Source: an optimization exercise on an open RTL-to-GDS flow (aim: small area and a short achievable clock period). Production flows keep margins and buffers that such runs may drop. Not every run is shown, and edits may drop behaviour that the tests do not exercise. Function was not checked in any run shown here: the RTL went through the layout flow alone.

Run 1, met1 routing:
The bar under the picture is 100 um long. Supply wires on this layer in gray.
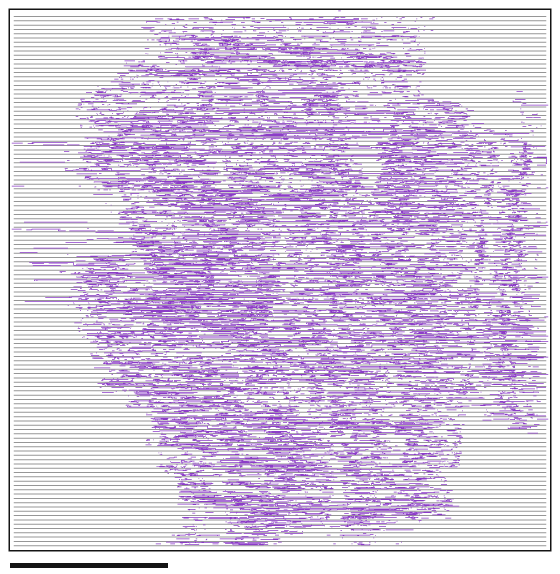
Run 1, the metal 2 layer:
The bar under the picture is 100 um long.
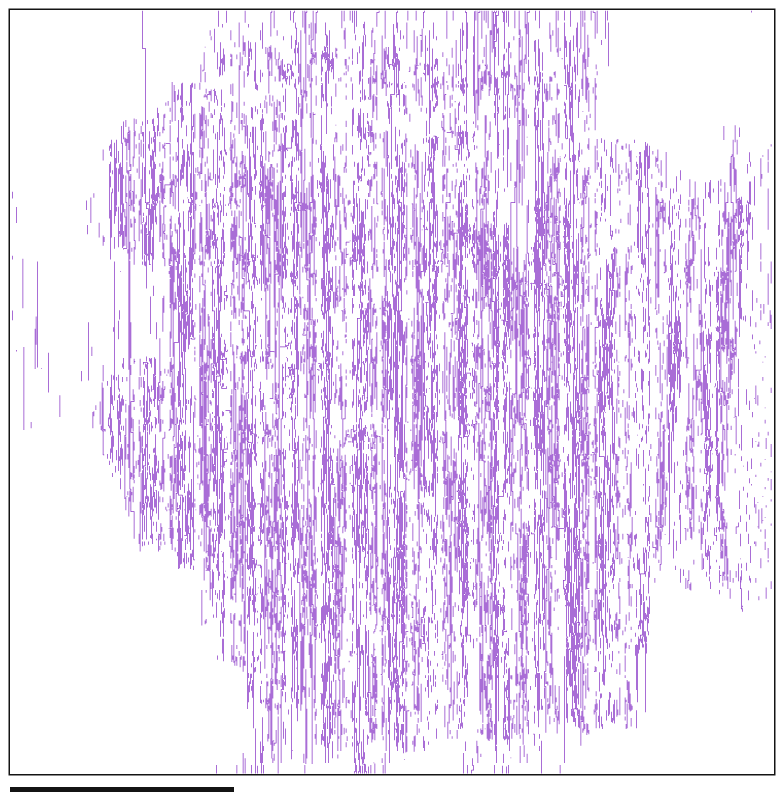
Run 1, metal 3:
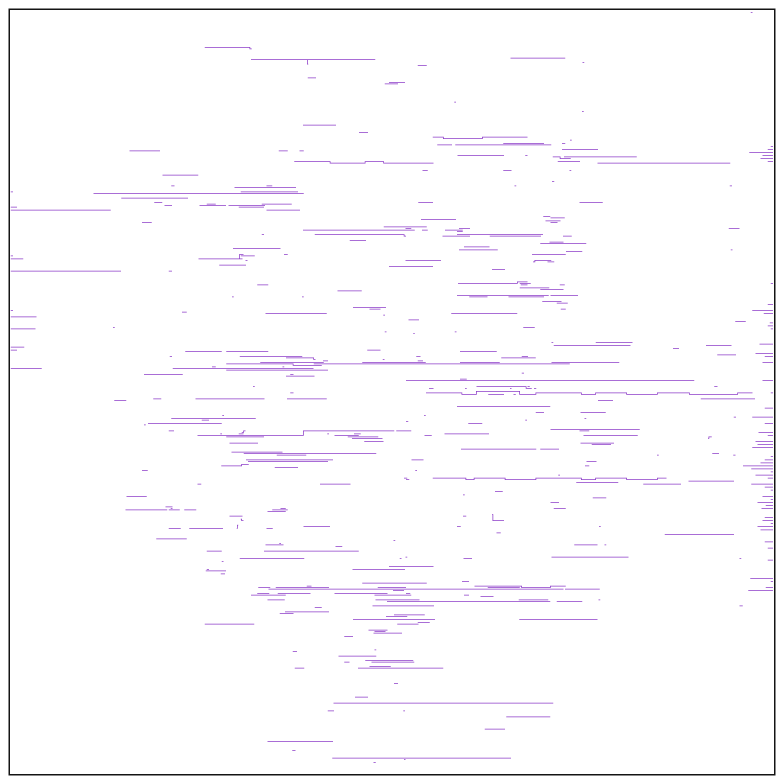
Run 1, signal wires on met4:
The bar under the picture is 100 um long. Supply wires on this layer in gray.
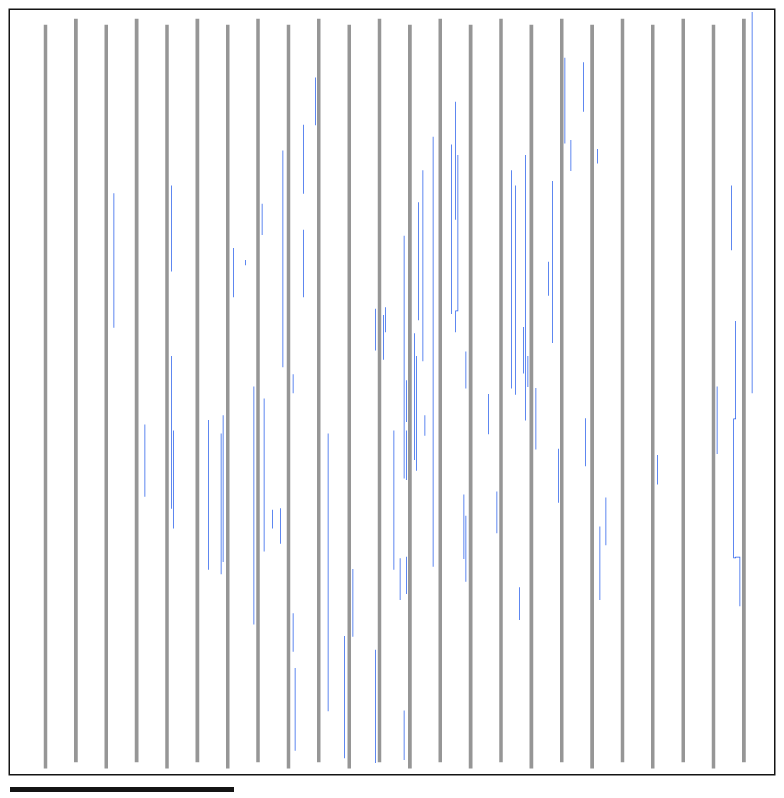
[design/flow/run.sh]
#!/bin/bash
# synth_recipe.tcl (not shown) runs the flow's synth.tcl, then flattens the netlist and writes it again
# the make line also repeats each setting of config.mk as NAME=value (left out here)
make -C /OpenROAD-flow-scripts/flow DESIGN_CONFIG=/design/flow/config.mk WORK_HOME=/design/flow/orfs CLKGATE_MAP_FILE= SYNTH_SCRIPT=/design/flow/synth_recipe.tcl finish
[design/flow/config.mk]
export PLATFORM = sky130hd
export DESIGN_NAME = fft_complex_compute
export DESIGN_NICKNAME = fft_complex_compute
export VERILOG_FILES = /design/flow/design.v
export SDC_FILE = /design/flow/constraint.sdc
export NUM_CORES = 4
export LEC_CHECK = 0
export CAP_MARGIN = 20
export CORE_MARGIN = 2
export CORE_UTILIZATION = 40
export SLEW_MARGIN = 20
[design/flow/constraint.sdc]
create_clock -name core_clock -period 8.0 [get_ports {clk}]
set_input_delay 1.6000 -clock core_clock [delete_from_list [all_inputs] [get_ports {clk}]]
set_output_delay 1.6000 -clock core_clock [all_outputs]
set_load 0.01 [all_outputs]
[design/flow/design.v]
module fft_complex_compute #(
  parameter DATA_WIDTH = 32
) (
  input  logic clk,
  input  logic [DATA_WIDTH-1:0] x_N,
  input  logic [DATA_WIDTH-1:0] x_M,
  input  logic [DATA_WIDTH-1:0] w_N,
  output logic [DATA_WIDTH-1:0] y_N,
  output logic [DATA_WIDTH-1:0] y_M
);
  localparam H = DATA_WIDTH/2;
  logic signed [H-1:0] reg_x_N_r, reg_x_N_i;
  logic signed [H-1:0] dly_x_N_r, dly_x_N_i;
  logic signed [H-1:0] reg_x_M_r, reg_x_M_i;
  logic signed [H-1:0] reg_w_N_r, reg_w_N_i;
  logic signed [H-1:0] add_y_N_r, add_y_N_i;
  logic signed [H-1:0] add_y_M_r, add_y_M_i;
  logic signed [DATA_WIDTH-1:0] mul_y_N_r, mul_y_N_i;
  logic signed [DATA_WIDTH-1:0] mul_y_M_r, mul_y_M_i;
  always_ff @(posedge clk) begin
    reg_x_N_r <= x_N[DATA_WIDTH-1:H];
    reg_x_N_i <= x_N[H-1:0];
    reg_x_M_r <= x_M[DATA_WIDTH-1:H];
    reg_x_M_i <= x_M[H-1:0];
    reg_w_N_r <= w_N[DATA_WIDTH-1:H];
    reg_w_N_i <= w_N[H-1:0];
  end
  always_ff @(posedge clk) begin
    dly_x_N_r <= reg_x_N_r;
    dly_x_N_i <= reg_x_N_i;
  end
  always_ff @(posedge clk) begin
    mul_y_N_r <= reg_w_N_r*reg_x_M_r;
    mul_y_M_r <= reg_w_N_i*reg_x_M_i;
    mul_y_N_i <= reg_w_N_r*reg_x_M_i;
    mul_y_M_i <= reg_w_N_i*reg_x_M_r;
  end
  always_ff @(posedge clk) begin
    add_y_N_r <= dly_x_N_r + mul_y_N_r[DATA_WIDTH-3:H-2] - mul_y_M_r[DATA_WIDTH-3:H-2];
    add_y_M_r <= dly_x_N_r - mul_y_N_r[DATA_WIDTH-3:H-2] + mul_y_M_r[DATA_WIDTH-3:H-2];
    add_y_N_i <= dly_x_N_i + mul_y_N_i[DATA_WIDTH-3:H-2] + mul_y_M_i[DATA_WIDTH-3:H-2];
    add_y_M_i <= dly_x_N_i - mul_y_N_i[DATA_WIDTH-3:H-2] - mul_y_M_i[DATA_WIDTH-3:H-2];
  end
  assign y_N = {add_y_N_r,add_y_N_i};
  assign y_M = {add_y_M_r,add_y_M_i};
endmodule
==> impl_metrics.env, run 1 <==
export IMPL_multi_input_area_um2=34890
export IMPL_finClkSkew_ns=0.04686
export IMPL_hp_class="flop to flop"
export IMPL_die_width_um=341.4
export IMPL_cts_tree="built"
export IMPL_async_reset_ff_share_pct=0
export IMPL_netlist_area_leader_share_pct=46.11
export IMPL_r2r_cells=21
export IMPL_first_pass_iters=5
export IMPL_routedWlPerCell_um=17.77
export IMPL_postCtsSetupBuffers=0
export IMPL_start_kind="flop"
export IMPL_grt_pass1_wl_um=186900
export IMPL_area_growth_pct=10.16
export IMPL_cts_buffer_depth=3
export IMPL_muxShareOfSynthArea_pct=0.02198
export IMPL_die_area_um2=116600
export IMPL_finalNetCount=6410
export IMPL_clk_pin_slew_ns=0.05
export IMPL_regArea_um2=5111
export IMPL_clock_sinks=255
export IMPL_synth_edf_count=0
export IMPL_yosys_area_share_simple_pct=13.86
export IMPL_grt_total_usage_pct=20.62
export IMPL_finalCriticalPeriod_ns=7.002
export IMPL_clock_latency_ns=0.60
export IMPL_setup_viol=0
export IMPL_rrSetupSlack_ns=1.0
export IMPL_finalSetupTns_ns=0
export IMPL_synth_xor_area_share_pct=3.173
export IMPL_arrival_ns=7.45
export IMPL_synth_distinct_cells=64
export IMPL_nFillCells=10888
export IMPL_root_buffer="clkbuf_16"
export IMPL_cp_max_fo=17
export IMPL_dieHeight_um=341.4
export IMPL_place_detailed_hpwl_um=93650
export IMPL_cap_violations=0
export IMPL_rsz0062_at_grt="no"
export IMPL_status="complete, no violations"
export IMPL_drtAntennaViolNets=0
export IMPL_cts_inserted_buffers=36
export IMPL_synth_ff_type="dfxtp_1"
export IMPL_syn_cell_area_um2=45540
export IMPL_max_slew_margin_pct=28.45
export IMPL_htreeDepth=2
export IMPL_vias_per_cell=4.779
export IMPL_pre_cts_ws_ns=1.012
export IMPL_holdPathEnd="dly_x_N_r[14]$_DFF_P_"
export IMPL_end_kind="flop"
export IMPL_synth_top_family_by_area="adder cells"
export IMPL_seq_area_frac_synth_pct=11.21
export IMPL_synth_compound_area_share_pct=3.396
export IMPL_antenna_found_initial=7
export IMPL_r2r_end="mul_y_M_r[29]$_DFF_P_"
export IMPL_syn_instance_count=4809
export IMPL_drt_iter0_markers=1505
export IMPL_hold_viol=0
export IMPL_period_share_pct=87.53
export IMPL_rows=123
export IMPL_timing_final_max_slew_violations=0
export IMPL_cts_hold_buffers_added=0
export IMPL_grt_overflow=0
export IMPL_min_delay_start="reg_x_N_r[14]$_DFF_P_"
export IMPL_worstSetupStartpoint="reg_x_M_i[1]$_DFF_P_"
export IMPL_ioPinCount=161
export IMPL_final_core_util_pct=44.54
export IMPL_core_area_um2=112700
export IMPL_hold_path_cell_count=0
export IMPL_fmax_mhz=142.8
export IMPL_grt_pass1_vias=33993
export IMPL_start_util_pct=40.43
export IMPL_ys_top_cells_by_area="fa_1 (46%), dfxtp_1 (11%), inv_1 (11%), ha_1 (10%), and2_1 (6.7%)"
export IMPL_drc=0
export IMPL_critical_path_class="flop to flop"
export IMPL_cp_required_ns=8.44
export IMPL_r2r_start="reg_x_M_i[1]$_DFF_P_"
export IMPL_setup_ws_ns=0.9976
export IMPL_synth_seq_cells=255
export IMPL_yosysWarnings=1
export IMPL_tightest_slew_ns=1.072
export IMPL_synth_fa_ha_area_share_pct=56.17
export IMPL_place_gp_congestion=0.8829
export IMPL_synth_top_cell_by_area="fa_1"
export IMPL_grt_max_degree=33
export IMPL_worst_hold_slack_ns=0.3192
export IMPL_io_buffers=160
export IMPL_syn_area_per_cell_um2=9.470
export IMPL_post_cts_resized=0
export IMPL_layout_drive_gt1_share_pct=3.250
-- 'met1 routing' (at the start) --
nets with wire on the layer	5,856
share of all routed wire	43%
wire length on this layer	48.7 mm
main direction	horizontal
WL final: 114,200 um
DR vias: 30,706
grt met1 use: 26.45%

-- 'the metal 2 layer' (at the start) --
main direction	vertical
longest straight run	104 um
grt met2 use: 36.35%

-- 'metal 3' (at the start) --
share of all routed wire	4.5%
nets with wire on the layer	235
longest straight run	132 um
wire length on this layer	5,170 um
main direction	horizontal
met3 Resource Use GR: 2.678%

-- 'signal wires on met4' (at the start) --
wire length on this layer	3,270 um
share of all routed wire	2.9%

==> run 1: layer usage <==
metal	wire (um)	global-route usage [%]	part of all wire, %
met3	5171	2.678	4.5
met5	13	0	0.011
met1	48710	26.45	43
met2	57000	36.35	50
met4	3270	5.938	2.9
==> run 1: Yosys cell counts, drive strengths merged, types with 10 or more instances <==
cell type	count
fa	1049
clkbuf	191
and2	487
nand4	12
nand2b	35
o21a	13
nand2	512
a2111oi	10
inv	1282
nor2	125
o211ai	10
a21o	21
xor2	30
o21ai	51
dfxtp	255
nor3	22
and3	16
xnor2	135
nand3	17
a21boi	11
ha	366
nor2b	14
a21oi	66
==> run 1: layout by cell type (no fill, tap or decap), types with 7 or more instances in the layout <==
cell / instances
inv_1: 1282
fa_1: 1049
nand2_1: 512
and2_1: 487
ha_1: 366
dfxtp_1: 250
clkdlybuf4s50_1: 160
xnor2_1: 135
nor2_1: 125
buf_4: 82
a21oi_1: 65
o21ai_0: 47
clkbuf_16: 37
nand2b_1: 35
xor2_1: 30
nor3_1: 22
a21o_1: 21
nand3_1: 17
and3_1: 16
nor2b_1: 14
o21a_1: 13
nand4_1: 12
o211ai_1: 9
a21boi_0: 9
o2111ai_1: 8
a2111oi_0: 7
==> run 1: flip-flops by register name, indices dropped and copies added, names as in the netlist, 16 cells and up <==
signal	count
reg_x_M_i	16
add_y_N_i	16
reg_x_N_r	16
mul_y_M_r	16
reg_x_M_r	16
dly_x_N_r	16
reg_w_N_i	16
mul_y_M_i	16
mul_y_N_r	16
reg_x_N_i	16
mul_y_N_i	16
reg_w_N_r	16
add_y_M_i	16
dly_x_N_i	16
add_y_M_r	16
==> run 1: cell type report <==
type / count / area share (%)
Tap cell: 1500 / 3.741
Clock buffer: 46 / 1.973
Sequential cell: 255 / 10.19
Timing Repair Buffer: 244 / 4.499
Antenna cell: 2 / 0.009976
Inverter: 1283 / 9.599
Clock inverter: 17 / 0.4414
Multi-Input combinational cell: 3078 / 69.55
==> run 1: critical path, cell delays in order, from the launching register on <==
cell	delay, ns
dfxtp_1	1.02
buf_4	0.38
nand2_1	0.11
fa_1	0.52
fa_1	0.53
fa_1	0.52
inv_1	0.06
fa_1	0.48
fa_1	0.51
inv_1	0.05
fa_1	0.49
inv_1	0.05
ha_1	0.30
and4_1	0.23
a21oi_1	0.18
o211ai_1	0.11
a31o_2	0.30
a21oi_1	0.19
o22ai_1	0.14
o41ai_1	0.41
o21bai_1	0.13
xnor2_1	0.14
==> run 1: stage by stage <==
| stage | std cells | area [um^2] |
|---|---|---|
| 3_5_place_dp | 6360 | 48950 |
| 6_report | 6425 | 50170 |
| 3_3_place_gp | 6360 | 48950 |
| 2_1_floorplan | 4809 | 45540 |
| 5_1_grt | 6424 | 50170 |
| 4_1_cts | 6423 | 50160 |
==> run 1: cell families after synthesis <==
kind of cell | after synthesis
DFF | 255
adders and majority gates | 1415
and+or+nand+nor | 1266
xor gates and xnor gates | 165
buffers and inverters | 1476
muxes | 1
AOI/OAI and AO/OA | 231
==> run 1: how the worst max path moves through the flow <==
stage / end / slack (ns)
CTS: mul_y_M_r[29]$_DFF_P_ / 0.98
global placement: mul_y_M_r[29]$_DFF_P_ / 1.10
floorplan: mul_y_M_i[29]$_DFF_P_ / 1.94
detailed placement: mul_y_M_r[29]$_DFF_P_ / 1.01
global route: mul_y_M_r[29]$_DFF_P_ / 0.63
finish: mul_y_M_r[29]$_DFF_P_ / 1.0
Run 1, the clock network:
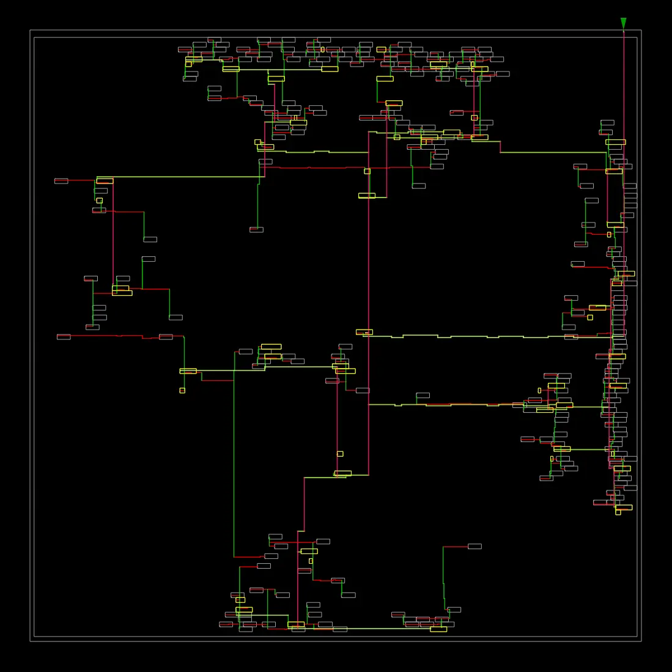

==> run 2: too many edits to list; what changed since run 1 <==
design/flow/design.v: 46 -> 2611 lines; modules unchanged: 0
  fft_complex_compute: edited, 46 -> 2603 lines
  cbfly_fa: new, 4 lines
  cbfly_ha: new, 4 lines
==> module cbfly_ha as of run 2 <==
module cbfly_ha (input logic a, b, output logic s, co);
  assign s = a ^ b;
  assign co = a & b;
endmodule
==> module cbfly_fa as of run 2 <==
module cbfly_fa (input logic a, b, c, output logic s, co);
  assign s = a ^ b ^ c;
  assign co = (a & b) | (a & c) | (b & c);
endmodule
--- a/design/flow/config.mk
+++ b/design/flow/config.mk
@@ -6,6 +6,9 @@
 export NUM_CORES = 4
 export LEC_CHECK = 0
+export ABC_AREA = 1
 export CAP_MARGIN = 20
 export CORE_MARGIN = 2
 export CORE_UTILIZATION = 40
 export SLEW_MARGIN = 20
+export SYNTH_HIERARCHICAL = 1
+export SYNTH_MINIMUM_KEEP_SIZE = 0
Run 2, the clock network:
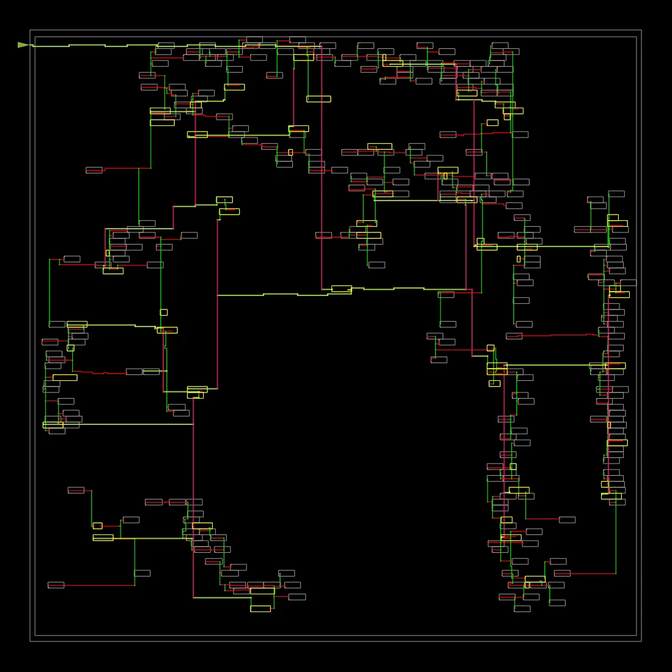
clk_skew: 0.03139 ns
Num CTS Buffers: 35
Clock buffer cells: 46
FFs & Latches: 274

Run 2, track usage over the die:
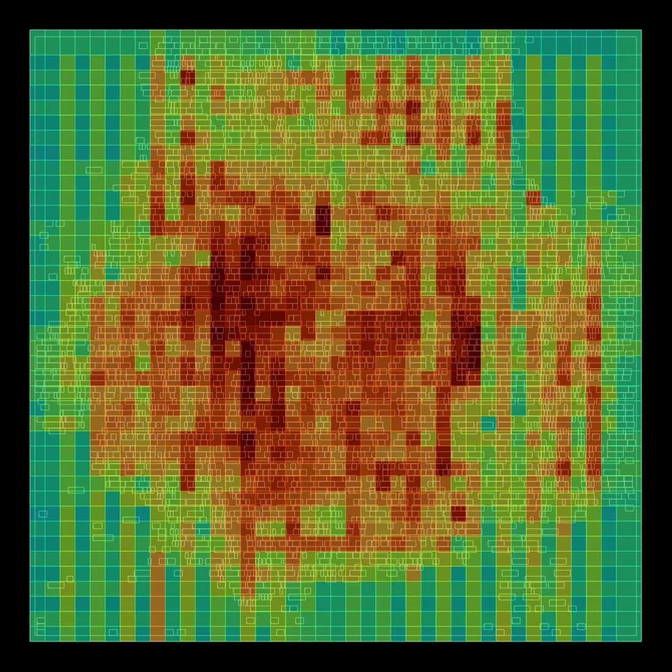
gr busiest metal: met2
met3 Resource Use GR: 7.245%
grt met2 use: 40.37%

==> impl_metrics.env, run 2 <==
export IMPL_worstPathCellList="inv_1, o22ai_1, xor2_1, fa_1, fa_1, fa_1, fa_1, fa_1, fa_1, fa_1"
export IMPL_tightest_slew_ns=1.009
export IMPL_routedWlPerCell_um=23.44
export IMPL_finalNetCount=4010
export IMPL_async_reset_ff_share_pct=0
export IMPL_place_gp_congestion=0.9402
export IMPL_cts_tree="built"
export IMPL_yosysWarnings=7
export IMPL_clock_sinks=274
export IMPL_antenna_found_initial=1
export IMPL_vias_per_cell=5.640
export IMPL_clock_latency_ns=0.58
export IMPL_critPathBufInv=1
export IMPL_crit_top_cell="fa_1"
export IMPL_grt_overflow=0
export IMPL_dr_total_vias=24222
export IMPL_synth_distinct_cells=24
export IMPL_synth_top_cell_by_area="fa_1"
export IMPL_nFillCells=7312
export IMPL_final_core_util_pct=45.02
export IMPL_dieHeight_um=280.6
export IMPL_grt_pass1_wl_um=152500
export IMPL_layout_drive_gt1_share_pct=5.669
export IMPL_postCtsSetupBuffers=0
export IMPL_period_share_pct=67.25
export IMPL_grt_total_usage_pct=25.68
export IMPL_clk_pin_slew_ns=0.06
export IMPL_grt_pass1_vias=24755
export IMPL_io_buffers=160
export IMPL_grt_max_degree=36
export IMPL_syn_instance_count=3250
export IMPL_mostFrequentLayoutCells="xor2_1 (549), fa_1 (496), o22ai_1 (457), nand2_1 (419), inv_1 (363)"
export IMPL_rows=101
export IMPL_status="complete, no violations"
export IMPL_regArea_um2=5497
export IMPL_end_kind="flop"
export IMPL_seq_area_frac_synth_pct=17.93
export IMPL_core_area_um2=75820
export IMPL_start_kind="flop"
export IMPL_finalSetupTns_ns=0
export IMPL_dpl_cell_count=4230
export IMPL_yosysMostFrequentCell="xor2_1"
export IMPL_syn_area_per_cell_um2=9.414
export IMPL_first_pass_iters=7
export IMPL_ioPinCount=161
export IMPL_die_area_um2=78720
export IMPL_fmax_mhz=185.9
export IMPL_synth_edf_count=0
export IMPL_place_detailed_hpwl_um=71030
export IMPL_cp_max_fo=18
export IMPL_max_slew_margin_pct=32.64
export IMPL_die_width_um=280.6
export IMPL_hp_class="flop to flop"
export IMPL_timing_final_max_slew_violations=0
export IMPL_use_met1_pct=33.13
export IMPL_root_buffer="clkbuf_16"
export IMPL_drt_iter0_markers=2385
export IMPL_synth_ff_type="dfxtp_1"
export IMPL_hold_viol=0
export IMPL_cts_hold_buffers_added=0
export IMPL_cts_buffer_depth=3
export IMPL_finalCriticalPeriod_ns=5.380
export IMPL_netlist_area_leader_share_pct=32.45
export IMPL_area_growth_pct=11.56
export IMPL_setup_viol=0
export IMPL_final_common_cell="xor2_1"
==> run 2: changes by cell type after synthesis, sizes merged, moves of 35 or more <==
cell / previous run / this run
xor2: 30 / 549
buf: 2 / 175
and2: 487 / 0
o22ai: 1 / 476
fa: 1049 / 496
xnor2: 135 / 11
nand2b: 35 / 0
nand2: 512 / 419
nor2: 125 / 76
inv: 1282 / 371
nand3: 17 / 71
ha: 366 / 128
clkbuf: 191 / 72
==> run 2: logic make-up (layout without fill, tap and decap cells) <==
group	after synthesis	after routing	share of synthesized area, %
adder cells (fa/ha/maj)	624	624	37.69
multiplexers	14	14	0.5153
flip-flops	274	274	17.93
XOR/XNOR	560	560	16.03
buffers and inverters	619	672	8.482
other	1	15	0.01226
AO/OA/AOI/OAI	557	557	11.45
AND/OR/NAND/NOR	601	601	7.897
==> run 2: per-layer routing <==
| metal | wire, um | up-vias | share of wire, % |
|---|---|---|---|
| li1 | - | 10584 | - |
| met1 | 39770 | 11770 | 40 |
| met2 | 44520 | 1535 | 44 |
| met3 | 11420 | 333 | 11 |
| met4 | 4947 | 0 | 4.9 |
| met5 | 0 | - | 0 |
==> run 2: area by class of cell <==
type / count / area share [%]
clock inverters: 18 / 0.8798
clock buffers: 46 / 2.863
multi-input cells: 2370 / 66.11
diodes: 1 / 0.007331
repair buffers: 236 / 6.364
well taps: 978 / 3.585
flip-flops and latches: 274 / 16.10
inverters: 372 / 4.091
==> run 2: per-module statistics from Yosys, one instance, submodules excluded <==
module / times used / flops+latches / area (um^2)
cbfly_fa: 432 / 0 / 20.02
fft_complex_compute: 1 / 274 / 21450
cbfly_ha: 40 / 0 / 12.51
==> run 2: worst paths after layout <==
path,startpoint,endpoint,slack (ns),cells past startpoint
min reg2reg,ar[1]$_DFF_P_,ar2[1]$_DFF_P_,0.32,0
max,wr[0]$_DFF_P_,dsi[4]$_DFF_P_,2.62,10
max reg2reg,wr[0]$_DFF_P_,dsi[4]$_DFF_P_,2.62,10
min,ar[1]$_DFF_P_,ar2[1]$_DFF_P_,0.32,0
==> run 2: metrics by stage <==
stage               hold slack, ns  cell area (um^2)
floorplan                   0.3096             30640
global placement            0.3112             32850
detailed placement          0.3132             32850
CTS                         0.3231             34130
global route                0.3305             34130
finish                      0.3225             34130
==> run 2: worst reg2reg max path, delay by kind of cell (launching register included) <==
| kind | cells | cell delay [ns] |
|---|---|---|
| xor gates and xnor gates | 1 | 0.24 |
| adders and majority gates | 7 | 3.18 |
| AOI/OAI and AO/OA | 1 | 0.32 |
| buffers and inverters | 1 | 0.59 |
| DFF | 1 | 0.91 |
Run 2, signal wires on met4:
The bar under the picture is 100 um long. Supply wires on this layer in gray.
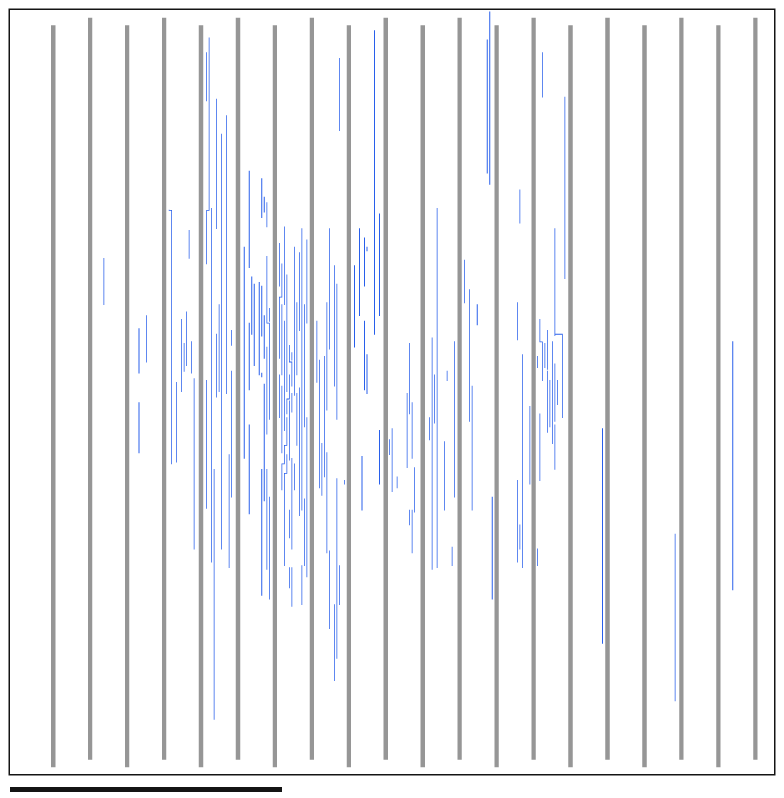

==> run 2 -> run 3 <==
--- a/design/flow/config.mk
+++ b/design/flow/config.mk
@@ -11,2 +11,3 @@
 export CORE_UTILIZATION = 40
+export SETUP_SLACK_MARGIN = 3.5
 export SLEW_MARGIN = 20
Run 3, signal wires on met4:
The bar under the picture is 100 um long. Supply wires on this layer in gray.
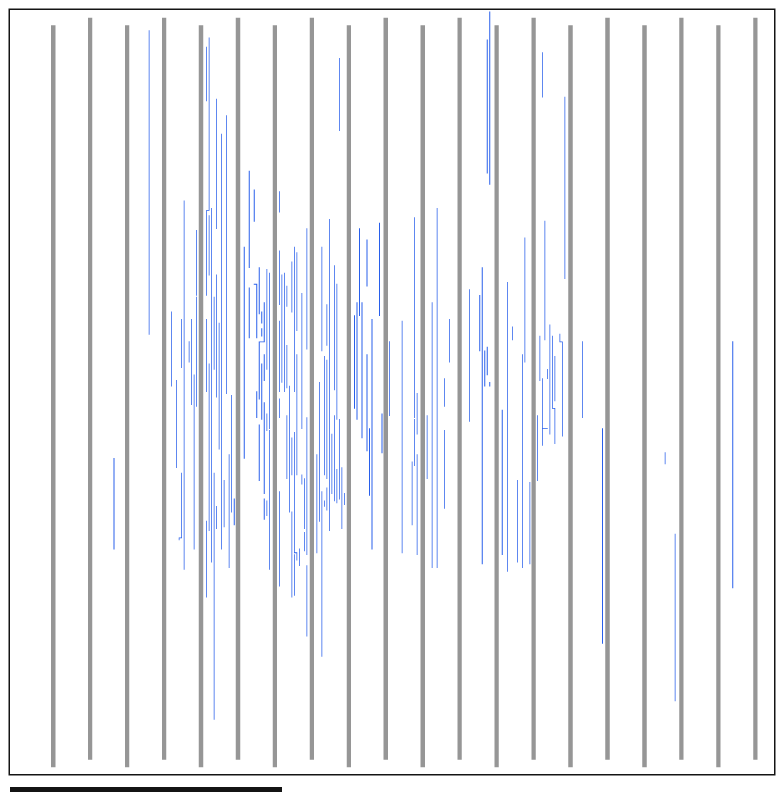
nets with wire on the layer	118
share of all routed wire	5.5%
longest straight run	152 um
DR vias: 24,446
WL final: 102,600 um

==> impl_metrics.env, run 3 <==
export IMPL_status="complete, no violations"
export IMPL_grt_overflow=0
export IMPL_htreeDepth=2
export IMPL_finalCriticalPeriod_ns=4.487
export IMPL_vias_per_cell=5.617
export IMPL_period_share_pct=56.09
export IMPL_hold_path_cell_count=0
export IMPL_rows=101
export IMPL_cts_buffer_depth=3
export IMPL_area_growth_pct=14.57
export IMPL_rsz0062_at_grt="yes"
export IMPL_drtAntennaViolNets=0
export IMPL_place_detailed_hpwl_um=71030
export IMPL_tightest_slew_ns=0.7844
export IMPL_synth_ff_type="dfxtp_1"
export IMPL_place_gp_congestion=0.9402
export IMPL_setup_viol=0
export IMPL_die_width_um=280.6
export IMPL_syn_cell_area_um2=30600
export IMPL_clock_latency_ns=0.59
export IMPL_drt_iter0_markers=2526
export IMPL_dpl_cell_area_um2=32850
export IMPL_clock_sinks=274
export IMPL_async_reset_ff_share_pct=0
export IMPL_grt_max_degree=36
export IMPL_first_pass_iters=6
export IMPL_layout_drive_gt1_share_pct=9.072
export IMPL_instances_no_fill=4352
export IMPL_routedWlPerCell_um=23.57
export IMPL_pre_cts_ws_ns=2.709
export IMPL_synth_distinct_cells=24
export IMPL_timing_final_max_slew_violations=0
export IMPL_cts_hold_buffers_added=0
export IMPL_grt_total_usage_pct=26.13
export IMPL_final_common_cell="xor2_1"
export IMPL_grt_pass1_vias=25131
export IMPL_ioPinCount=161
export IMPL_mostFrequentLayoutCells="xor2_1 (548), fa_1 (486), o22ai_1 (450), nand2_1 (419), inv_1 (339)"
export IMPL_dieHeight_um=280.6
export IMPL_root_buffer="clkbuf_16"
export IMPL_yosysWarnings=7
export IMPL_design_area_um2=35050
export IMPL_die_area_um2=78720
export IMPL_start_util_pct=40.35
export IMPL_clk_pin_slew_ns=0.06
export IMPL_synth_edf_count=0
export IMPL_finClkSkew_ns=0.03433
export IMPL_start_kind="flop"
export IMPL_finalNetCount=4067
export IMPL_cp_required_ns=8.45
export IMPL_ys_top_cells_by_area="fa_1 (32%), dfxtp_1 (18%), xor2_1 (16%), o22ai_1 (9.3%), ha_1 (5.2%)"
export IMPL_io_buffers=160
export IMPL_netlist_area_leader_share_pct=32.45
export IMPL_critical_path_class="flop to flop"
export IMPL_drc=0
export IMPL_yosysMostFrequentCell="xor2_1"
export IMPL_fmax_mhz=222.9
export IMPL_end_kind="flop"
export IMPL_r2r_cells=11
export IMPL_synth_seq_cells=274
export IMPL_syn_instance_count=3250
export IMPL_grt_pass1_wl_um=154700
export IMPL_cp_max_fo=30
export IMPL_arrival_ns=4.94
export IMPL_setup_ws_ns=3.513
export IMPL_cts_inserted_buffers=35
export IMPL_cts_tree="built"
export IMPL_nFillCells=7221
export IMPL_core_area_um2=75820
export IMPL_antenna_found_initial=1
export IMPL_syn_area_per_cell_um2=9.414
export IMPL_rrSetupSlack_ns=3.51
export IMPL_seq_area_frac_synth_pct=17.93
export IMPL_hold_viol=0
export IMPL_max_slew_margin_pct=47.15
export IMPL_hp_class="flop to flop"
export IMPL_synth_top_cell_by_area="fa_1"
export IMPL_dpl_cell_count=4230
export IMPL_finalSetupTns_ns=0
export IMPL_ys_top_cells_by_count="xor2_1 (549), fa_1 (496), o22ai_1 (457), nand2_1 (419), inv_1 (363)"
export IMPL_cap_violations=0
Run 3, met1 routing:
The bar under the picture is 100 um long. Supply wires on this layer in gray.
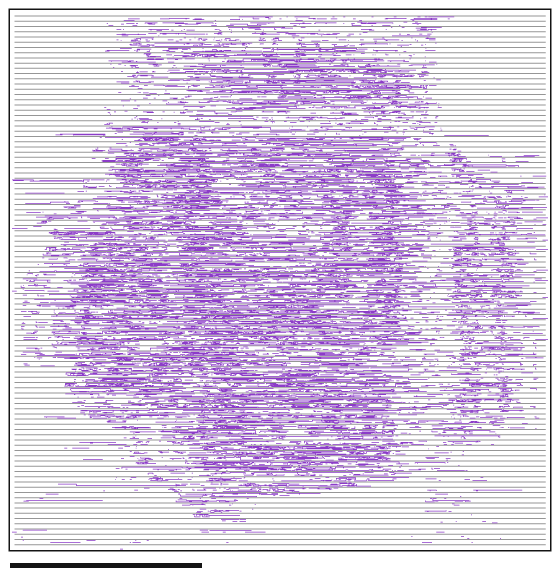
main direction	horizontal
share of all routed wire	39%
grt met1 use: 32.97%

==> run 3: critical path, stage by stage (launching register included) <==
cell and delay [ns]:
dfxtp_1 0.33, inv_1 0.07, buf_6 0.35, o22ai_1 0.18, xor2_1 0.19, fa_1 0.55
fa_1 0.41, fa_1 0.45, fa_1 0.40, fa_1 0.50, fa_1 0.44, fa_1 0.46
==> run 3: final timing paths <==
path / start / end
max: br_two[3]$_DFF_P_ / dsr[4]$_DFF_P_
min: ar[1]$_DFF_P_ / ar2[1]$_DFF_P_
max reg2reg: br_two[3]$_DFF_P_ / dsr[4]$_DFF_P_
min reg2reg: ar[1]$_DFF_P_ / ar2[1]$_DFF_P_
==> run 3: cell type report <==
class	count	area (um^2)	share of cell area (%)
diodes	1	2.502	0.007139
flip-flops and latches	274	5537	15.80
inverters	372	1504	4.291
clock inverters	18	300.3	0.8567
multi-input cells	2370	22640	64.59
repair buffers	293	2868	8.181
well taps	978	1224	3.491
clock buffers	46	977.2	2.788
==> run 3: cell families (layout without fill, tap and decap cells) <==
group	after synthesis	after routing	share of synthesized area, %
AO/OA/AOI/OAI	557	557	11.45
XOR/XNOR	560	560	16.03
adder cells (fa/ha/maj)	624	624	37.69
buffers and inverters	619	729	8.482
flip-flops	274	274	17.93
multiplexers	14	14	0.5153
other	1	15	0.01226
AND/OR/NAND/NOR	601	601	7.897
==> run 3: routing by layer <==
metal | track usage, % | wire length (um)
met4 | 12.85 | 5630
met3 | 8.277 | 11660
met1 | 32.97 | 40160
met2 | 40.40 | 45110
met5 | 0 | 0
==> run 3: per-module statistics from Yosys (local to each module, per instance) <==
module / cells / copies in the design / area (um^2) / flip-flops and latches
fft_complex_compute: 2778 / 1 / 21450 / 274
cbfly_fa: 1 / 432 / 20.02 / 0
cbfly_ha: 1 / 40 / 12.51 / 0
==> run 3: stage by stage <==
| step | utilization [%] | hold slack, ns |
|---|---|---|
| after CTS | 45.92 | 0.3231 |
| after global placement | 43.33 | 0.3112 |
| final | 46.23 | 0.3222 |
| after global routing | 46.23 | 0.3305 |
| after detailed placement | 43.33 | 0.3132 |
| after floorplan | - | 0.3096 |
==> run 3: repair_timing <==
item,in CTS,in global routing
hold endpoints to repair,0,0
setup endpoints to repair,37,14
gates resized for setup,71,60
pin swaps,0,10
setup buffers,52,5
Run 3, track usage over the die:
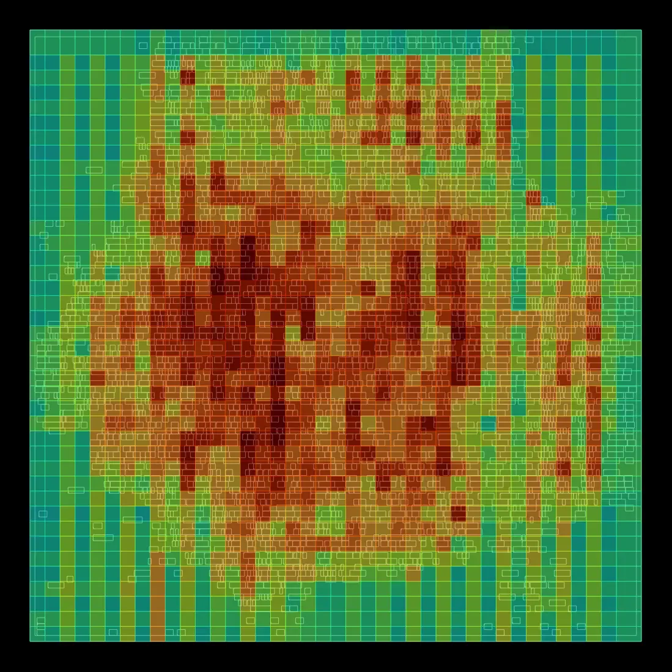

==> run 3 -> run 4 <==
--- a/design/flow/config.mk
+++ b/design/flow/config.mk
@@ -11,3 +11,3 @@
 export CORE_UTILIZATION = 40
-export SETUP_SLACK_MARGIN = 3.5
+export SETUP_SLACK_MARGIN = 4.2
 export SLEW_MARGIN = 20
Run 4, track usage over the die:
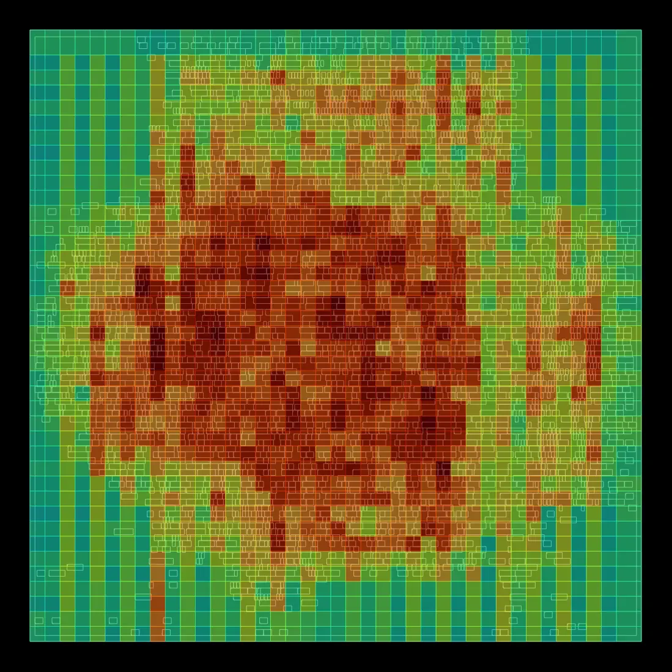
grt met2 use: 41.37%
total track usage: 27.43%
grt met1 use: 33.72%

==> impl_metrics.env, run 4 <==
export IMPL_finalCriticalPeriod_ns=4.361
export IMPL_syn_instance_count=3250
export IMPL_tightest_slew_ns=1.250
export IMPL_start_util_pct=40.35
export IMPL_routedWlPerCell_um=24.76
export IMPL_drtAntennaViolNets=0
export IMPL_place_gp_congestion=0.9447
export IMPL_synth_seq_cells=274
export IMPL_place_detailed_hpwl_um=69220
export IMPL_die_width_um=280.6
export IMPL_clock_sinks=274
export IMPL_cp_max_fo=6
export IMPL_period_share_pct=54.51
export IMPL_die_area_um2=78720
export IMPL_drc=0
export IMPL_grt_max_degree=36
export IMPL_cap_violations=0
export IMPL_finalSetupTns_ns=0
export IMPL_cts_inserted_buffers=35
export IMPL_yosysWarnings=7
export IMPL_ys_top_cells_by_area="fa_1 (32%), dfxtp_1 (18%), xor2_1 (16%), o22ai_1 (9.3%), ha_1 (5.2%)"
export IMPL_rsz0062_at_grt="yes"
export IMPL_arrival_ns=4.80
export IMPL_clk_pin_slew_ns=0.06
export IMPL_syn_cell_area_um2=30600
export IMPL_finalNetCount=4114
export IMPL_synth_edf_count=0
export IMPL_drt_iter0_markers=3010
export IMPL_ys_top_cells_by_count="xor2_1 (549), fa_1 (496), o22ai_1 (457), nand2_1 (419), inv_1 (363)"
export IMPL_synth_top_cell_by_area="fa_1"
export IMPL_end_kind="flop"
export IMPL_cts_buffer_depth=3
export IMPL_netlist_area_leader_share_pct=32.45
export IMPL_instances_no_fill=4398
export IMPL_clock_latency_ns=0.59
export IMPL_cts_hold_buffers_added=0
export IMPL_htreeDepth=2
export IMPL_hp_class="flop to flop"
export IMPL_final_common_cell="xor2_1"
export IMPL_rows=101
export IMPL_mostFrequentLayoutCells="xor2_1 (502), nand2_1 (417), o22ai_1 (374), fa_1 (373), inv_1 (321)"
export IMPL_dpl_cell_count=4228
export IMPL_seq_area_frac_synth_pct=17.93
export IMPL_vias_per_cell=5.797
export IMPL_cp_required_ns=8.44
export IMPL_antenna_found_initial=1
export IMPL_io_buffers=160
export IMPL_async_reset_ff_share_pct=0
export IMPL_dpl_cell_area_um2=33080
export IMPL_layout_drive_gt1_share_pct=18.42
export IMPL_max_slew_margin_pct=15.77
export IMPL_syn_area_per_cell_um2=9.414
export IMPL_first_pass_iters=9
export IMPL_yosysMostFrequentCell="xor2_1"
export IMPL_fmax_mhz=229.3
export IMPL_design_area_um2=38000
export IMPL_final_core_util_pct=50.12
export IMPL_finClkSkew_ns=0.02662
export IMPL_area_growth_pct=24.20
export IMPL_synth_distinct_cells=24
export IMPL_critical_path_class="flop to flop"
export IMPL_synth_ff_type="dfxtp_1"
export IMPL_num_antenna_cells=0
export IMPL_dieHeight_um=280.6
export IMPL_start_kind="flop"
export IMPL_cts_tree="built"
export IMPL_grt_overflow=0
export IMPL_timing_final_max_slew_violations=0
export IMPL_ioPinCount=161
export IMPL_status="complete, no violations"
export IMPL_setup_viol=0
export IMPL_root_buffer="clkbuf_16"
export IMPL_core_area_um2=75820
export IMPL_grt_pass1_vias=26053
export IMPL_hold_viol=0
export IMPL_grt_pass1_wl_um=161200
Run 4, the metal 2 layer:
The bar under the picture is 100 um long.
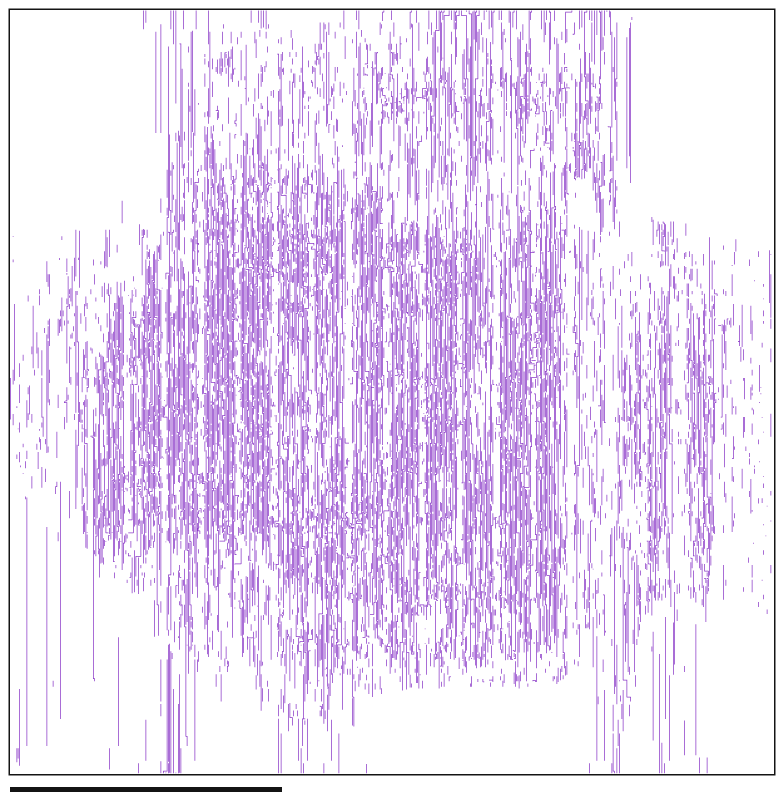
share of all routed wire	43%
nets with wire on the layer	3,426
wire length on this layer	46.9 mm
longest straight run	91.1 um
WL final: 108,900 um
DR vias: 25,495

[run 4: cell counts after synthesis]
No cell type changed its count.
[run 4: critical path: stages, from the launching register on]
cell and delay (ns):
dfxtp_4 0.43, buf_4 0.18, o21ai_0 0.12, xor2_1 0.49, fa_1 0.53, fa_1 0.48
fa_2 0.58, fa_1 0.45, fa_1 0.51, fa_2 0.43
[run 4: timing repair]
| item | 4_1_cts | 5_1_grt |
|---|---|---|
| gates resized for setup | 426 | 146 |
| pin swaps | 93 | 78 |
| gates cloned | 23 | 5 |
| setup endpoints to repair | 58 | 51 |
| setup buffers | 65 | 13 |
[run 4: area by class of cell]
cell class	count	area, um^2
Timing Repair inverter	1	6.256
Fill cell	6843	37820
Sequential cell	274	5577
Clock inverter	15	143.9
Inverter	372	1528
Tap cell	978	1224
Clock buffer	49	1031
Multi-Input combinational cell	2370	23950
Timing Repair Buffer	339	4541
[run 4: per-module statistics from Yosys, one instance, submodules excluded]
module / copies in the design / cells / flops+latches
cbfly_fa: 432 / 1 / 0
cbfly_ha: 40 / 1 / 0
fft_complex_compute: 1 / 2778 / 274
[run 4: final timing paths]
kind | start | slack, ns | cells after the start | to
setup reg to reg | wr[15]$_DFF_P_ | 3.64 | 9 | dsi[4]$_DFF_P_
hold reg to reg | ai[11]$_DFF_P_ | 0.32 | 0 | ai2[11]$_DFF_P_
setup / recovery | wr[15]$_DFF_P_ | 3.64 | 9 | dsi[4]$_DFF_P_
hold / removal | ai[11]$_DFF_P_ | 0.32 | 0 | ai2[11]$_DFF_P_
[run 4: cell families after synthesis]
family	after synthesis	share of synthesized area, %
compound gates	557	11.45
xor+xnor	560	16.03
fa+ha+maj	624	37.69
buf+inv	619	8.482
flops	274	17.93
mux	14	0.5153
other cells	1	0.01226
simple gates	601	7.897
[run 4: metrics by stage]
| step | setup slack [ns] | hold slack (ns) |
|---|---|---|
| after floorplan | 4.017 | 0.3096 |
| after global placement | 2.948 | 0.3106 |
| after detailed placement | 2.911 | 0.3121 |
| after CTS | 3.743 | 0.3197 |
| after global routing | 3.636 | 0.3322 |
| final | 3.639 | 0.3162 |
[run 4: per-layer routing]
metal  global-route usage (%)  vias to the layer above  share of wire (%)
met2                    41.37                     1833                 43
li1                         -                    10776                  -
met3                    9.385                      497                 13
met4                    16.89                        0                7.0
met1                    33.72                    12389                 37
met5                        0                        -                  0
Run 4, the clock network:
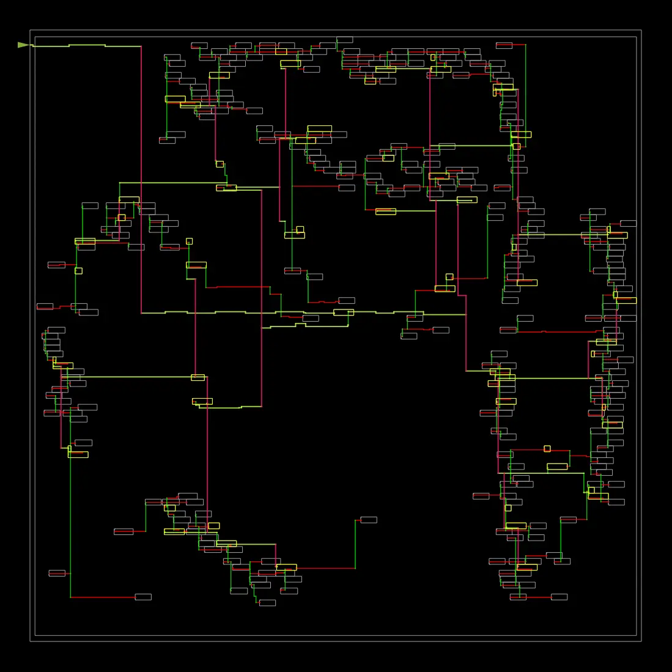

## Run 5: large edit since run 4, in outline
design/flow/design.v: 2611 -> 3440 lines; modules unchanged: 2
  fft_complex_compute: edited, 2603 -> 3432 lines
--- a/design/flow/config.mk
+++ b/design/flow/config.mk
@@ -10,5 +10,5 @@
 export CORE_MARGIN = 2
 export CORE_UTILIZATION = 40
-export SETUP_SLACK_MARGIN = 4.2
+export SETUP_SLACK_MARGIN = 4.5
 export SLEW_MARGIN = 20
 export SYNTH_HIERARCHICAL = 1
Run 5, the clock network:
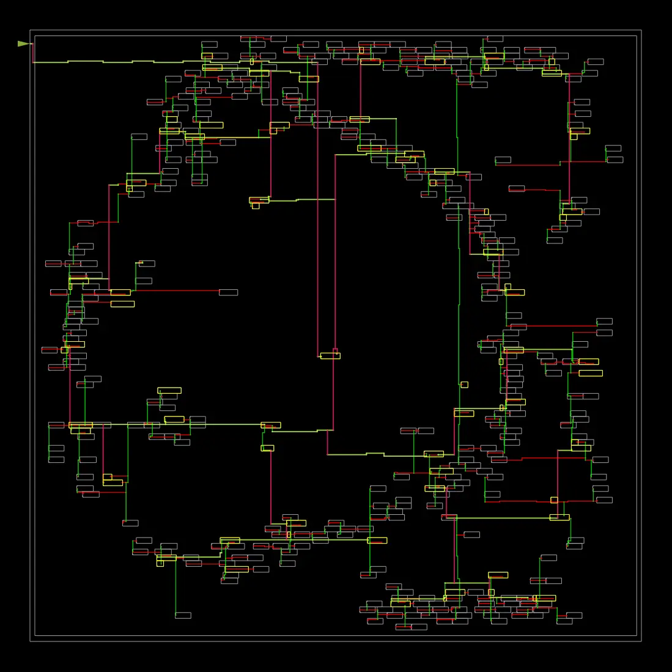
CTS sink count: 352
Clock buffer cells: 52
clock latency on the worst-skew pair: 0.60 ns

==> impl_metrics.env, run 5 <==
export IMPL_area_growth_pct=12.97
export IMPL_grt_pass1_wl_um=156400
export IMPL_syn_area_per_cell_um2=9.792
export IMPL_final_common_cell="xor2_1"
export IMPL_cts_inserted_buffers=43
export IMPL_finalCriticalPeriod_ns=3.535
export IMPL_cap_violations=0
export IMPL_io_buffers=160
export IMPL_setup_viol=0
export IMPL_yosysMostFrequentCell="xor2_1"
export IMPL_grt_pass1_vias=25286
export IMPL_drt_iter0_markers=2328
export IMPL_dieHeight_um=288.4
export IMPL_die_area_um2=83150
export IMPL_critPathBufInv=2
export IMPL_top_layer_used="met4"
export IMPL_timing_final_max_slew_violations=0
export IMPL_muxShareOfSynthArea_pct=0.4874
export IMPL_synth_seq_cells=352
export IMPL_synth_top_cell_by_area="fa_1"
export IMPL_max_slew_margin_pct=32.06
export IMPL_layout_drive_gt1_share_pct=8.717
export IMPL_antenna_found_initial=0
export IMPL_vias_per_cell=5.555
export IMPL_start_kind="flop"
export IMPL_num_antenna_cells=0
export IMPL_start_util_pct=40.28
export IMPL_syn_cell_area_um2=32340
export IMPL_drc=0
export IMPL_arrival_ns=4.02
export IMPL_synth_distinct_cells=34
export IMPL_period_share_pct=44.19
export IMPL_seq_area_frac_synth_pct=21.79
export IMPL_fmax_mhz=282.9
export IMPL_htreeDepth=2
export IMPL_grt_overflow=0
export IMPL_synth_xor_area_share_pct=15.27
export IMPL_tightest_slew_ns=1.008
export IMPL_drtAntennaViolNets=0
export IMPL_cts_hold_buffers_added=0
export IMPL_place_detailed_hpwl_um=72720
export IMPL_hp_class="flop to flop"
export IMPL_core_area_um2=80290
export IMPL_ys_top_cells_by_count="xor2_1 (548), fa_1 (480), o22ai_1 (439), nand2_1 (396), dfxtp_1 (352)"
export IMPL_end_kind="flop"
export IMPL_crit_family="adder cells"
export IMPL_ioPinCount=161
export IMPL_crit_top_cell="fa_1"
export IMPL_synth_top_family_by_area="adder cells"
export IMPL_pre_cts_ws_ns=4.119
export IMPL_cp_max_fo=33
export IMPL_cp_required_ns=8.48
export IMPL_crit_path_top_delay_cell="fa_1"
export IMPL_synth_fa_ha_area_share_pct=34.58
export IMPL_async_reset_ff_share_pct=0
export IMPL_cts_tree="built"
export IMPL_status="complete, no violations"
export IMPL_nFillCells=7553
export IMPL_syn_instance_count=3303
export IMPL_yosys_area_share_simple_pct=7.366
export IMPL_place_gp_congestion=0.9785
export IMPL_rsz0062_at_grt="yes"
export IMPL_met2_length_um=44530
export IMPL_synth_ff_type="dfxtp_1"
export IMPL_cts_buffer_depth=3
export IMPL_root_buffer="clkbuf_16"
export IMPL_rows=104
export IMPL_wl_met3_um=12110
export IMPL_critical_path_class="flop to flop"
export IMPL_synth_edf_count=0
export IMPL_netlist_area_leader_share_pct=29.71
export IMPL_hold_viol=0
export IMPL_first_pass_iters=6
export IMPL_grt_max_degree=34
export IMPL_worstPathCellList="clkbuf_8, inv_1, xor2_1, fa_1, fa_1, fa_1, fa_1, o21a_1"
export IMPL_cpPeakStageDelay_ns=0.51
export IMPL_routedWlPerCell_um=23.07
export IMPL_mostFrequentLayoutCells="xor2_1 (544), fa_1 (479), o22ai_1 (437), nand2_1 (396), dfxtp_1 (328)"
export IMPL_yosysWarnings=7
export IMPL_setup_ws_ns=4.465
export IMPL_ys_top_cells_by_area="fa_1 (30%), dfxtp_1 (22%), xor2_1 (15%), o22ai_1 (8.5%), ha_1 (4.9%)"
export IMPL_m1WireLength_um=41540
export IMPL_clk_pin_slew_ns=0.06
export IMPL_finalNetCount=4075
export IMPL_finClkSkew_ns=0.02752
export IMPL_grt_total_usage_pct=24.90
Run 5, metal 3:
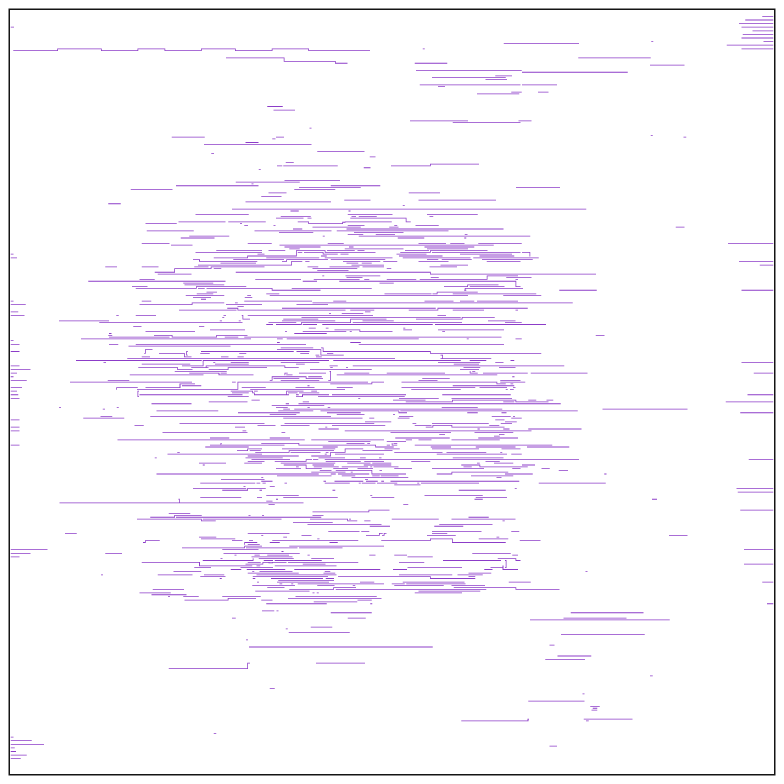
share of all routed wire	12%
wire length on this layer	12,100 um
nets with wire on the layer	412
main direction	horizontal
DR vias: 24,814
met3 Resource Use GR: 7.765%
WL final: 103,100 um

==> run 5: cell count changes in the layout (fill, tap and decap cells not counted), moves of 18 or more <==
cell       before  now
fa_2          123    1
fa_1          373  479
dfxtp_1       233  328
o22ai_1       374  437
buf_12         63    6
o22ai_2        85   39
xor2_2         47    4
xor2_1        502  544
buf_6          17   38
nand2_1       417  396
o21ai_0        25   46
nor2_1         75   95
bufbuf_16      18    0
==> run 5: cell type report <==
type	count	area [um^2]	area share, %
clock inverter	28	404.1	1.106
timing repair buffer	262	2650	7.252
clock buffer	52	1151	3.150
sequential	352	7082	19.38
multi-input combinational	2354	22480	61.51
timing repair inverter	5	35.03	0.09588
tap	1060	1326	3.630
inverter	354	1416	3.876
==> run 5: cells by family after synthesis <==
| kind of cell | Yosys count |
|---|---|
| fa+ha+maj | 606 |
| buf+inv | 597 |
| simple gates | 589 |
| compound gates | 581 |
| xor+xnor | 564 |
| flops | 352 |
| mux | 14 |
==> run 5: path summary, 6_finish.rpt <==
| check | startpoint | end | slack, ns | cells past startpoint |
|---|---|---|---|---|
| worst max-delay path | br_neg[4]$_DFF_P_ | qi_l1p1$_DFF_P_ | 4.46 | 8 |
| worst min-delay path | ar[5]$_DFF_P_ | ar2[5]$_DFF_P_ | 0.32 | 0 |
| worst max register to register | br_neg[4]$_DFF_P_ | qi_l1p1$_DFF_P_ | 4.46 | 8 |
| worst min register to register | ar[5]$_DFF_P_ | ar2[5]$_DFF_P_ | 0.32 | 0 |
==> run 5: per-module statistics from Yosys (local to each module, per instance) <==
module               cells  cell area [um^2]  flops+latches
fft_complex_compute   2775             22160            352
cbfly_fa                 1             20.02              0
cbfly_ha                 1             12.51              0
==> run 5: repair_timing <==
action,4_1_cts,5_1_grt
resized for setup,41,90
setup endpoints to repair,72,37
buffers inserted,24,7
pin swaps,0,2
cloned,5,0
==> run 5: routing by layer <==
metal / GRT usage (%) / up-vias
met5: 0 / -
met4: 11.06 / 0
met2: 37.55 / 1508
li1: - / 10854
met1: 32.82 / 12138
met3: 7.765 / 314
==> run 5: stage by stage <==
step / area (um^2) / std cells / util [%] / hold slack, ns
after CTS: 36230 / 4460 / 45.13 / 0.3235
after global routing: 36540 / 4467 / 45.51 / 0.3242
after global placement: 34280 / 4351 / 42.69 / 0.3123
after detailed placement: 34280 / 4351 / 42.69 / 0.3121
final: 36540 / 4467 / 45.51 / 0.3201
after floorplan: 32340 / 3303 / - / 0.3096

==> afterwards: timing with drivers on the ports <==
No port has a modelled driver above. Below, the same layouts with a new extraction and two added sets of constraints.
Step 1 assumes that a clkbuf_16 drives the clock port and a buf_2 every other input.
Step 2 also shifts input and output timing later by t, the mid clock arrival at the registers, as if the neighbouring blocks saw the same clock.
Three values: no drivers, after step 1, after step 2; two values: the first two.
| run | t, ns | setup WS [ns] | worst setup path after step 2 | worst slew at a driven data input, ns |
|---|---|---|---|---|
| run 1 | 0.651 | 0.998 / 0.998 / 0.998 | register to register | 0.09 |
| run 2 | 0.629 | 2.620 / 2.620 / 2.620 | register to register | 0.08 |
| run 3 | 0.639 | 3.513 / 3.513 / 3.513 | register to register | 0.08 |
| run 4 | 0.639 | 3.639 / 3.639 / 3.639 | register to register | 0.08 |
| run 5 | 0.649 | 4.465 / 4.465 / 4.465 | register to register | 0.09 |
After both steps every run listed still meets setup and hold.
